Source: an optimization exercise on an open RTL-to-GDS flow (aim: small area, a short achievable clock period and few clock cycles). Production flows keep margins and buffers that such runs may drop.
RTL that was checked went through simulation tests only; none was proved equivalent to the original.
Some runs may be left out. An edit can pass the tests and still lose a function that they never use.
Function not checked in run 2: the RTL went through the layout flow alone.

<file path="flow/run.sh">
#!/bin/bash
# synth_recipe.tcl (not shown) runs the flow's synth.tcl, then flattens the netlist and writes it again
# the make line also repeats each setting of config.mk as NAME=value (left out here)
make -C /OpenROAD-flow-scripts/flow DESIGN_CONFIG=/design/flow/config.mk WORK_HOME=/design/flow/orfs CLKGATE_MAP_FILE= SYNTH_SCRIPT=/design/flow/synth_recipe.tcl finish
</file>
<file path="flow/design.v">
module multipler_16x16 #(
    parameter integer BLOCK_LENGTH = 16
) (
    input  logic                        clk_i,           
    input  logic [BLOCK_LENGTH-1:0]     indata_a_i,      
    input  logic [BLOCK_LENGTH-1:0]     indata_b_i,      
    output logic [BLOCK_LENGTH*2-1:0]   outdata_r_o      
);
logic [BLOCK_LENGTH*2-1:0] result_buffer;
always_ff @(posedge clk_i) begin
    result_buffer <= indata_a_i * indata_b_i;
end
assign outdata_r_o = result_buffer;
endmodule
module multipler_top #(
    parameter integer DATA_LENGTH       = 64,
    parameter integer BLOCK_LENGTH      = 16,
    parameter integer LENGTH            = 16
) (
    input  logic                        clk_i,            
    input  logic                        rst_ni,           
    input  logic                        start_i,          
    output logic                        busy_o,           
    output logic                        finish_o,         
    input  logic [DATA_LENGTH-1:0]      indata_a_i,       
    input  logic [DATA_LENGTH-1:0]      indata_b_i,       
    output logic [DATA_LENGTH*2-1:0]    outdata_r_o       
);
localparam integer NUM_BLOCKS        = DATA_LENGTH / BLOCK_LENGTH;
localparam integer NUM_MULS          = NUM_BLOCKS * NUM_BLOCKS;
localparam logic [2:0] idle        = 3'd0;
localparam logic [2:0] init        = 3'd1;
localparam logic [2:0] compute_mul = 3'd2;
localparam logic [2:0] compute_acc = 3'd3;
localparam logic [2:0] compute_chk = 3'd4;
localparam logic [2:0] finish      = 3'd5;
logic [2:0] curr_state;
logic [2:0] next_state;
logic [LENGTH-1:0] a_counter;
logic [LENGTH-1:0] b_counter;
logic [LENGTH-1:0] r_counter;
logic [DATA_LENGTH-1:0] operand_a;
logic [DATA_LENGTH-1:0] operand_b;
logic [DATA_LENGTH*2-1:0] result;
logic [BLOCK_LENGTH-1:0] operand_a_block [NUM_BLOCKS-1:0];
logic [BLOCK_LENGTH-1:0] operand_b_block [NUM_BLOCKS-1:0];
generate
    for (genvar i=0; i<NUM_BLOCKS; i++) begin
        assign operand_a_block[i] = operand_a[BLOCK_LENGTH*i+:BLOCK_LENGTH];
        assign operand_b_block[i] = operand_b[BLOCK_LENGTH*i+:BLOCK_LENGTH];
    end
endgenerate
logic ctrl_update_operands;
logic ctrl_update_a_counter;
logic ctrl_update_b_counter;
logic ctrl_update_r_counter;
logic ctrl_update_result;
logic [BLOCK_LENGTH-1:0]    mul16_indata_a_i;   
logic [BLOCK_LENGTH-1:0]    mul16_indata_b_i;   
logic [BLOCK_LENGTH*2-1:0]  mul16_outdata_r_o;  
multipler_16x16 #(
    .BLOCK_LENGTH   (BLOCK_LENGTH)
) multipler_16x16_i (
    .clk_i          (clk_i),
    .indata_a_i     (mul16_indata_a_i),
    .indata_b_i     (mul16_indata_b_i),
    .outdata_r_o    (mul16_outdata_r_o)
);
always_comb begin
    mul16_indata_a_i = operand_a_block[a_counter];
    mul16_indata_b_i = operand_b_block[b_counter];
end
always_comb begin
    ctrl_update_operands = (curr_state == init);
    ctrl_update_a_counter = (curr_state == compute_chk);
    ctrl_update_b_counter = (curr_state == compute_chk);
    ctrl_update_r_counter = (curr_state == compute_chk);
    ctrl_update_result = (curr_state == compute_acc);
end
always_ff @(posedge clk_i) begin
    if (rst_ni == 0) begin
        curr_state <= idle;
    end 
    else begin
        curr_state <= next_state;
    end
end
always_comb begin
    next_state = curr_state;  
    case (curr_state)
        idle : begin
            if (start_i == 1) begin
                next_state = init;
            end
        end
        init : begin
            next_state = compute_mul;
        end
        compute_mul : begin
            next_state = compute_acc;
        end
        compute_acc : begin
            next_state = compute_chk;
        end
        compute_chk : begin
            if (r_counter == NUM_MULS-1) 
                next_state = finish;
            else 
                next_state = compute_mul;
        end
        finish : begin
            next_state = idle;
        end
        default : begin
            next_state = idle;
        end
    endcase
end
always_ff @(posedge clk_i) begin
    if (rst_ni == 0) begin
        operand_a <= 0;
    end 
    else if (ctrl_update_operands) begin
        operand_a <= indata_a_i;
    end
end
always_ff @(posedge clk_i) begin
    if (rst_ni == 0) begin
        operand_b <= 0;
    end 
    else if (ctrl_update_operands) begin
        operand_b <= indata_b_i;
    end
end
always_ff @(posedge clk_i) begin
    if (rst_ni == 0) begin
        a_counter <= 0;
    end 
    else if (ctrl_update_operands) begin
        a_counter <= 0;  
    end
    else if (ctrl_update_a_counter) begin
        a_counter <= (a_counter == NUM_BLOCKS-1) ? 0 : a_counter + 1;
    end
end
always_ff @(posedge clk_i) begin
    if (rst_ni == 0) begin
        b_counter <= 0;
    end 
    else if (ctrl_update_operands) begin
        b_counter <= 0;  
    end
    else if (ctrl_update_b_counter) begin
        b_counter <= (a_counter == NUM_BLOCKS-1) ? b_counter + 1 : b_counter;
    end
end
always_ff @(posedge clk_i) begin
    if (rst_ni == 0) begin
        r_counter <= 0;
    end 
    else if (ctrl_update_operands) begin
        r_counter <= 0;  
    end
    else if (ctrl_update_r_counter) begin
        r_counter <= r_counter + 1;
    end
end
always_ff @(posedge clk_i) begin
    if (rst_ni == 0) begin
        result <= 0;
    end 
    else if (ctrl_update_operands) begin
        result <= 0;  
    end
    else if (ctrl_update_result) begin
        result <= result + (mul16_outdata_r_o << (b_counter + a_counter)*BLOCK_LENGTH);
    end
end
assign busy_o = (curr_state != idle && curr_state != finish);
assign finish_o = (curr_state == finish);
assign outdata_r_o = result;
endmodule
</file>
<file path="flow/constraint.sdc">
create_clock -name core_clock -period 10.0 [get_ports {clk_i}]
set_input_delay 2.0000 -clock core_clock [delete_from_list [all_inputs] [get_ports {clk_i}]]
set_output_delay 2.0000 -clock core_clock [all_outputs]
set_load 0.01 [all_outputs]
</file>
<file path="flow/config.mk">
export PLATFORM = sky130hd
export DESIGN_NAME = multipler_top
export DESIGN_NICKNAME = multipler_top
export VERILOG_FILES = /design/flow/design.v
export SDC_FILE = /design/flow/constraint.sdc
export NUM_CORES = 4
export LEC_CHECK = 0
export CAP_MARGIN = 20
export CORE_MARGIN = 2
export CORE_UTILIZATION = 45
export SLEW_MARGIN = 20
</file>
==> results.json, run 1 <==
{
  "postCtsSetupRepairBufs": 0,
  "grt_pass1_vias": 27600,
  "final_hold_viol_count": 0,
  "ys.flop_type": "dfxtp_1",
  "placementRows": 96,
  "r2r_end": "multipler_16x16_i.result_buffer[31]$_DFF_P_",
  "synth_cells": 3990,
  "synth-seq-area-share_pct": 21.8,
  "syn_nets": 4573,
  "ys_warn_count": 4,
  "fin_crit_sh_pct": 82.2,
  "start_kind": "register",
  "drtIter0Drc": 2362,
  "layout_common_cells": "654 x nand2_1, 378 x nor2_1, 339 x dfxtp_1",
  "drt.antenna.violating_nets": 0,
  "fmax_mhz": 122,
  "crit_path_end_kind": "register",
  "slowest_stage": "mux2i_1",
  "port_buffers": 260,
  "critPathTopFamily": "adder cells",
  "final.setup.tns_ps": 0,
  "crit_type": "reg2reg",
  "holdPathStages": 2,
  "fin_nets": 4707,
  "rsz0062_at_grt": "false",
  "antenna_cells": 0,
  "hold_buffers": 0,
  "skew_ps": 35.5,
  "dieArea_sq_mm": 0.0712,
  "synth_edf_count": 0,
  "cts.clk_slew.worst_paths_ps": 60,
  "synth_cell_types": 79,
  "routedWlPerCell_um": 21.0,
  "drc": 0,
  "die_w_um": 267,
  "firstDrtPassIters": 10,
  "crit_arrival_ps": 8720,
  "min_path_type": "reg2reg",
  "start_util_pct": 45.4,
  "fin_area_sq_mm": 0.0358,
  "slowest_delay_ps": 700,
  "grt_start_max_net_pins": 120,
  "hpwl_mm": 84.0,
  "dpl_cell_area_sq_mm": 0.0343,
  "setup_viol": 0,
  "vias_per_cell": 5.67,
  "async_reset_ff_share_pct": 0,
  "antenna_found_initial": 0,
  "tritoncts": "built",
  "die_y_um": 267,
  "critPathBufInv": 5,
  "htree_num_levels": 2,
  "r2r_slack_ps": 1780,
  "syn_area_per_cell_sq_um": 7.79,
  "cp_max_fo": 16,
  "drv_cap": 0,
  "clk_path_buf_depth": 3,
  "finalMaxSlewViolations": 0,
  "worstPathRequired_ps": 10510,
  "finalWeightedCongestion": 1.00,
  "final_common_cell": "nand2_1",
  "ys_seq_elements": 339,
  "grt_usage_pct": 29.6,
  "root_buffer": "clkbuf_16",
  "netlist_area_sq_mm": 0.0311,
  "r2r-start": "a_counter[0]$_SDFFE_PP0N_",
  "worstHoldStart": "operand_b[3]$_SDFFE_PN0P_",
  "cts_inserted_buffers": 42,
  "crit_top_cell": "fa_1",
  "core_area_sq_mm": 0.0685,
  "grt_pass1_wl_mm": 163,
  "holdPathEnd": "operand_b[3]$_SDFFE_PN0P_",
  "cts.repair.resized": 0,
  "status": "no timing/DRC/antenna violations",
  "reg2reg_depth": 29,
  "clk_latency_ps": 610,
  "ioPinCount": 261,
  "drive_above_1_share_pct": 4.26
}
Testbench counts for the RTL of run 1, summed over its fixed seeds: cycles 122,400.
[run 1: worst max-delay path by stage]
stage / from / endpoint / slack (ps) / cells past startpoint
CTS: a_counter[0]$_SDFFE_PP0N_ / multipler_16x16_i.result_buffer[31]$_DFF_P_ / 1810 / 29
detailed placement: a_counter[0]$_SDFFE_PP0N_ / multipler_16x16_i.result_buffer[31]$_DFF_P_ / 1890 / 29
finish: a_counter[0]$_SDFFE_PP0N_ / multipler_16x16_i.result_buffer[31]$_DFF_P_ / 1780 / 29
global placement: a_counter[1]$_SDFFE_PP0N_ / multipler_16x16_i.result_buffer[31]$_DFF_P_ / 2030 / 29
global route: a_counter[0]$_SDFFE_PP0N_ / multipler_16x16_i.result_buffer[31]$_DFF_P_ / 1290 / 29
floorplan: a_counter[0]$_SDFFE_PP0N_ / multipler_16x16_i.result_buffer[31]$_DFF_P_ / 2320 / 30
[run 1: flip-flops by register name, summed over array words and instances, names as in the netlist]
| signal | count |
|---|---|
| result | 128 |
| r_counter | 16 |
| a_counter | 16 |
| operand_b | 64 |
| operand_a | 64 |
| multipler_16x16_i.result_buffer | 32 |
| b_counter | 16 |
| curr_state | 3 |
[run 1: cell families after synthesis]
family / share of synthesized area, %
simple gates: 20.8
compound gates: 20.5
buf+inv: 6.40
fa+ha+maj: 22.9
flops: 21.8
xor+xnor: 5.55
mux: 1.94
[run 1: final cells by class]
class	count	area [sq um]
flip-flops and latches	339	6790
clock inverters	14	251
repair buffers	300	2900
well taps	882	1100
multi-input cells	3137	22400
clock buffers	60	1200
inverters	304	1140
fillers	6788	32700
[run 1: through the flow]
stage / worst slack [ps] / util (%) / cells / hold slack, ps
5_1_grt: 1290 / 52.2 / 5036 / 485
2_1_floorplan: 2320 / - / 3990 / 440
6_report: 1780 / 52.2 / 5036 / 467
3_3_place_gp: 2030 / 50.1 / 4962 / 455
3_5_place_dp: 1890 / 50.1 / 4962 / 461
4_1_cts: 1810 / 52.2 / 5036 / 469
[run 1: tightest hold or removal path, stage by stage, from the launching register on]
cell      delay, ps
dfxtp_1         310
nand2_1          50
a21boi_0         60
[run 1: synth_stat cells (all sizes together) (18+ instances only)]
library cell  number  share of area [%]
nand2b            27               0.54
nor2b             96                2.0
mux2i             41                1.3
o21ai            186                3.0
a21boi           145                3.5
nand3             54               0.87
fa               196                 13
o21a              23               0.56
xor2              88                2.5
a31oi             18               0.36
buf               23               0.47
a21oi            247                4.0
clkbuf           187                2.3
and3              20               0.40
ha               256                 10
nand4             74                1.5
nor2             382                4.7
and2              37               0.74
a21o              76                1.8
xnor2            109                3.1
nor3              47               0.77
nand2            658                8.0
inv              303                3.7
a22oi            115                2.8
dfxtp            339                 22
o21bai            41               0.99
[run 1: layer usage]
metal	vias up	global-route usage (%)	part of all wire (%)
li1	13900	-	-
met1	13600	38.6	43
met2	888	49.8	47
met3	174	4.60	6.2
met4	0	9.93	3.6
met5	-	0	0
Run 1, the routed nets:
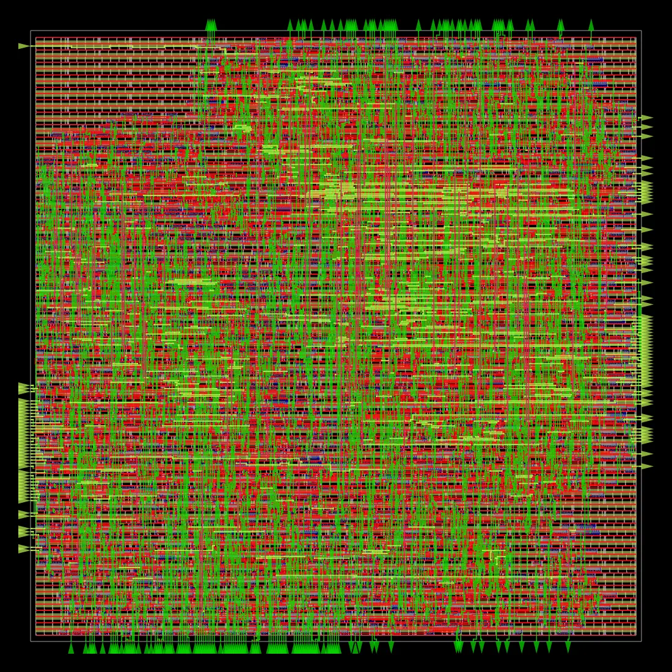
DR WL met2: 49.8 mm
top routing layer in use: met4

Run 1, metal layers overlaid:
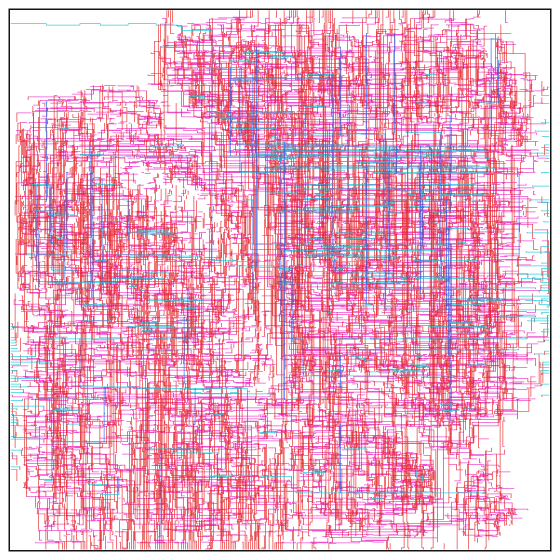
color	layer	wire length
cyan	met3	6580 um
red	met2	49.8 mm
magenta	met1	45.8 mm
blue	met4	3800 um
Routed WL: 106 mm
vias: 28600

Run 1, clock network drawn from the DEF:
The bar under the picture is 100 um long.
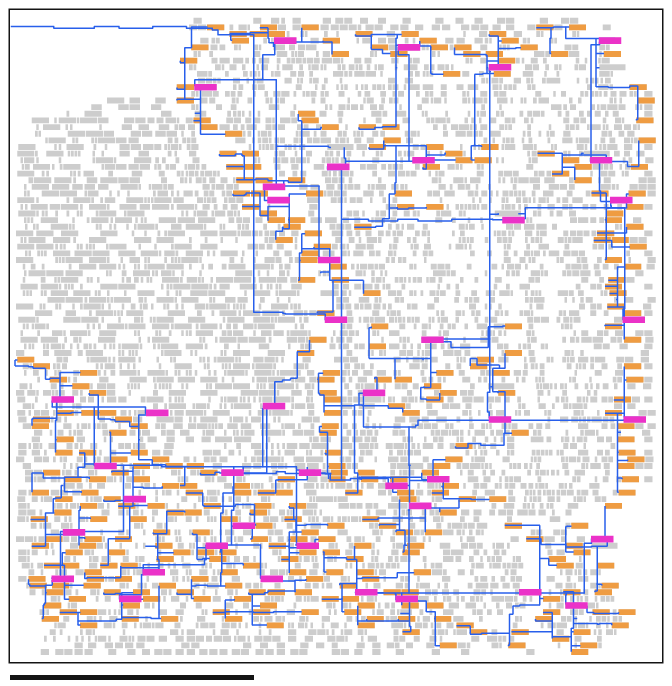
[magenta] cells driving clock nets | count: 42
[orange] flip-flops | count: 339
[blue] clock wires | length: 5400 um
flops lie	spread over the die
routed clock nets	43

--- run 2: outline of the changes from run 1 ---
flow/design.v: 182 -> 1247 lines; modules unchanged: 1
  multipler_top: edited, 168 -> 1233 lines
Run 2, finished layout with every layer on:
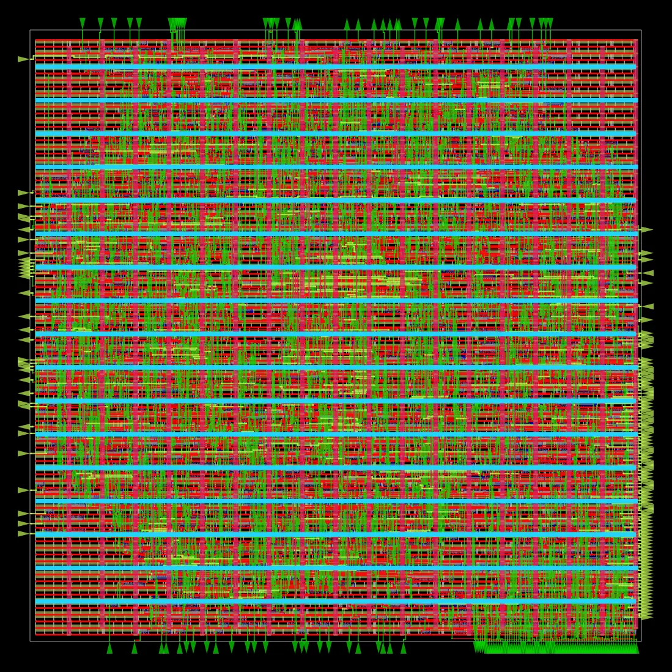
Final Cell Area: 0.0316 sq mm
Top Ports: 261
Die Area: 0.0619 sq mm
die width: 249 um
Routed WL: 77.9 mm

Run 2, cell classes on the final placement:
The bar under the picture is 50 um long.
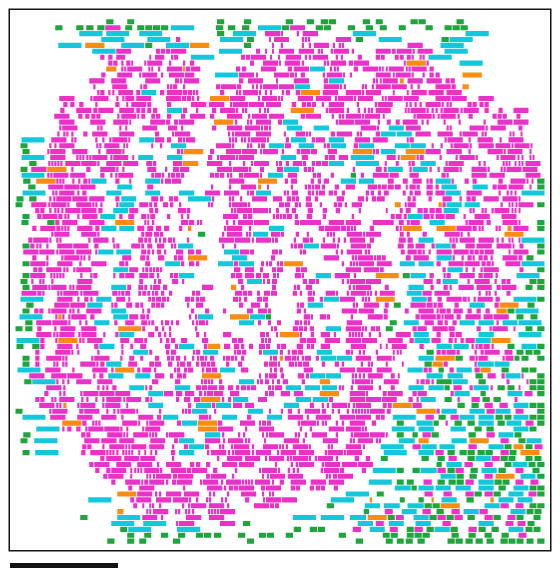
color	class	cells
cyan	flip-flops	278
magenta	all other logic	2354
orange	clock drivers and dummy loads	70
green	other buffers and delay cells	274

==> run 2 against run 1 <==
Effect of this change: worst setup slack improved by 3300 ps; synthesized area is 13% lower; cell count fell by 26%; synthesized cell count shrank 31%; design area decreased by 12%; first-iteration DRC count is 65% lower; largest cell class unchanged.
==> results.json, run 2 <==
{
  "postCtsSetupRepairBufs": 0,
  "grt_usage_pct": 25.9,
  "yosys.area.top_type_share_pct": 37.1,
  "crit_type": "reg2reg",
  "ys_warn_count": 1,
  "drt.antenna.violating_nets": 0,
  "drv_cap": 0,
  "netlist_area_sq_mm": 0.0270,
  "finalWeightedCongestion": 0.902,
  "routedWlPerCell_um": 20.8,
  "clk_path_buf_depth": 3,
  "drtIter0Drc": 819,
  "synth_cells": 2744,
  "dpl_cell_area_sq_mm": 0.0302,
  "grt_pass1_vias": 22100,
  "synth_commonest_cells": "500 x fa_1, 482 x inv_1, 408 x nand2_1",
  "core_area_sq_mm": 0.0591,
  "vias": 19800,
  "synth-seq-area-share_pct": 23.0,
  "ys_seq_elements": 278,
  "critPathBufInv": 2,
  "port_buffers": 260,
  "rsz0062_at_grt": "false",
  "setup_viol": 0,
  "grt_start_max_net_pins": 88,
  "cp_max_fo": 4,
  "drc": 0,
  "drive_above_1_share_pct": 5.65,
  "critPathTopFamily": "compound AO/OA/AOI/OAI gates",
  "fillers": 5322,
  "start_kind": "register",
  "hold_buffers": 0,
  "antenna_found_initial": 0,
  "largest_registers": "a_q: 64 flops, b_q: 64 flops, s_q: 64 flops",
  "ys.flop_type": "dfxtp_1",
  "final.setup.tns_ps": 0,
  "clk_latency_ps": 590,
  "cts_inserted_buffers": 38,
  "cts.clk_slew.worst_paths_ps": 60,
  "syn_nets": 3462,
  "async_reset_ff_share_pct": 0,
  "slowest_delay_ps": 520,
  "grt_remaining_overflow": 0,
  "min_path_type": "reg2reg",
  "layout_common_cells": "500 x fa_1, 481 x inv_1, 408 x nand2_1",
  "grt_util_met2_pct": 46.2,
  "met3_usage_pct": 3.56,
  "fmax_mhz": 204,
  "crit_path_end_kind": "register",
  "placementRows": 89,
  "cts.repair.resized": 0,
  "htree_num_levels": 2,
  "final_common_cell": "fa_1",
  "tritoncts": "built",
  "root_buffer": "clkbuf_16",
  "numClockSinks": 278,
  "holdPathStages": 1,
  "utilization_pct": 53.4,
  "use_met1_pct": 33.1,
  "hpwl_mm": 58.7,
  "worstPathRequired_ps": 10470,
  "syn_area_per_cell_sq_um": 9.83,
  "fin_nets": 3664,
  "synth_edf_count": 64,
  "vias_per_cell": 5.28,
  "status": "no timing/DRC/antenna violations",
  "synth_area_leader_cell": "fa_1",
  "grt_pass1_wl_mm": 125,
  "reg2reg_depth": 22,
  "yosysMostFrequentCell": "fa_1",
  "busiest_layer": "met2",
  "final_hold_viol_count": 0,
  "cp.depth": 22,
  "crit_arrival_ps": 5380,
  "fin_crit_sh_pct": 49.0,
  "yosys-top-cells-area": "fa_1 37%, dfxtp_1 16%, edfxtp_1 7.1%",
  "area_delta_synth_final_pct": 17.0,
  "antenna_cells": 0,
  "finalMaxSlewViolations": 0,
  "firstDrtPassIters": 5,
  "skew_ps": 29.9,
  "slowest_stage": "o21ai_1",
  "start_util_pct": 45.6,
  "synth_cell_types": 69
}
Run 2, PDN straps and rails:
The bar under the picture is 50 um long. Pins as bars on the die edge.
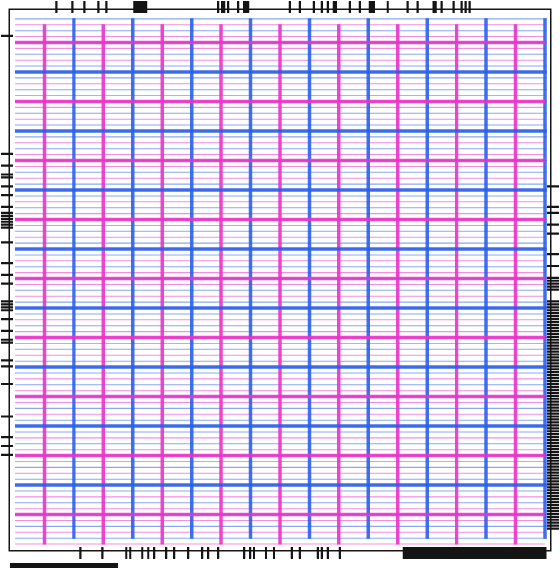
color	net
blue	VDD
magenta	VSS
met1 rails	90
met5 straps	17
rows	89

[run 2: cell count changes in the layout (fill, tap and decap cells not counted), moves of 115 or more]
cell | before | now
ha_1 | 256 | 87
fa_1 | 196 | 500
dfxtp_1 | 339 | 205
a21boi_0 | 143 | 5
nor2_1 | 378 | 43
a21oi_1 | 247 | 92
nand2_1 | 654 | 408
and2_1 | 35 | 304
inv_1 | 303 | 481
a22oi_1 | 115 | 0
[run 2: area by class of cell]
class                   count  area (sq um)  share of cell area [%]
well taps                 773           967                    3.06
inverters                 482          1810                    5.73
clock buffers              51          1130                    3.59
multi-input cells        1872         18500                    58.6
clock inverters            19           228                   0.722
flip-flops and latches    278          6220                    19.7
repair buffers            274          2720                    8.62
[run 2: routing by layer]
layer	wire length, um	vias to the layer above
li1	-	8869
met1	32500	10200
met2	39600	615
met3	3960	122
met4	1900	0
met5	0	-
[run 2: worst paths after layout]
path                            slack [ps]                start                   to
worst min register to register         430  cnt_q[0]$_SDFF_PN0_  cnt_q[0]$_SDFF_PN0_
worst max register to register        5100   ls_q[0]$_SDFF_PN0_      s_q[58]$_DFF_P_
worst min-delay path                   430  cnt_q[0]$_SDFF_PN0_  cnt_q[0]$_SDFF_PN0_
worst max-delay path                  5100   ls_q[0]$_SDFF_PN0_      s_q[58]$_DFF_P_
[run 2: kinds of logic (layout without fill, tap and decap cells)]
| kind of cell | after synthesis | in the layout | share of synthesized area, % |
|---|---|---|---|
| simple gates | 857 | 857 | 15.7 |
| buf+inv | 594 | 826 | 8.56 |
| fa+ha+maj | 587 | 587 | 41.1 |
| compound gates | 316 | 316 | 7.45 |
| flops | 278 | 278 | 23.0 |
| mux | 59 | 59 | 2.45 |
| xor+xnor | 53 | 53 | 1.72 |
[run 2: through the flow]
step | worst slack, ps | cells | hold WS, ps
floorplan | 5620 | 2744 | 396
CTS | 5100 | 3748 | 425
detailed placement | 5130 | 3678 | 411
global placement | 5190 | 3678 | 404
finish | 5100 | 3749 | 427
global route | 4770 | 3749 | 452

## port drivers added, routing unchanged
The results above use ideal ports. As a check the final layouts listed here were re-extracted and re-timed, cells and wires unchanged.
Step 1 assumes that a clkbuf_16 drives the clock port and a buf_2 every other input.
Step 2, shift: input delay + t, output delay - t, t = (earliest + latest rising clock arrival at the registers) / 2. This alone moves slack from input paths to output paths.
a / b / c = no drivers / after step 1 / after step 2; a / b = the first two.
run | shift t [ns] | setup WS [ns] | cell pins on the clock port's net
run 1 | 0.651 | 1.782 / 1.782 / 1.782 | 1
run 2 | 0.633 | 5.096 / 5.096 / 5.096 | 1
After both steps setup and hold are still met in every run listed.
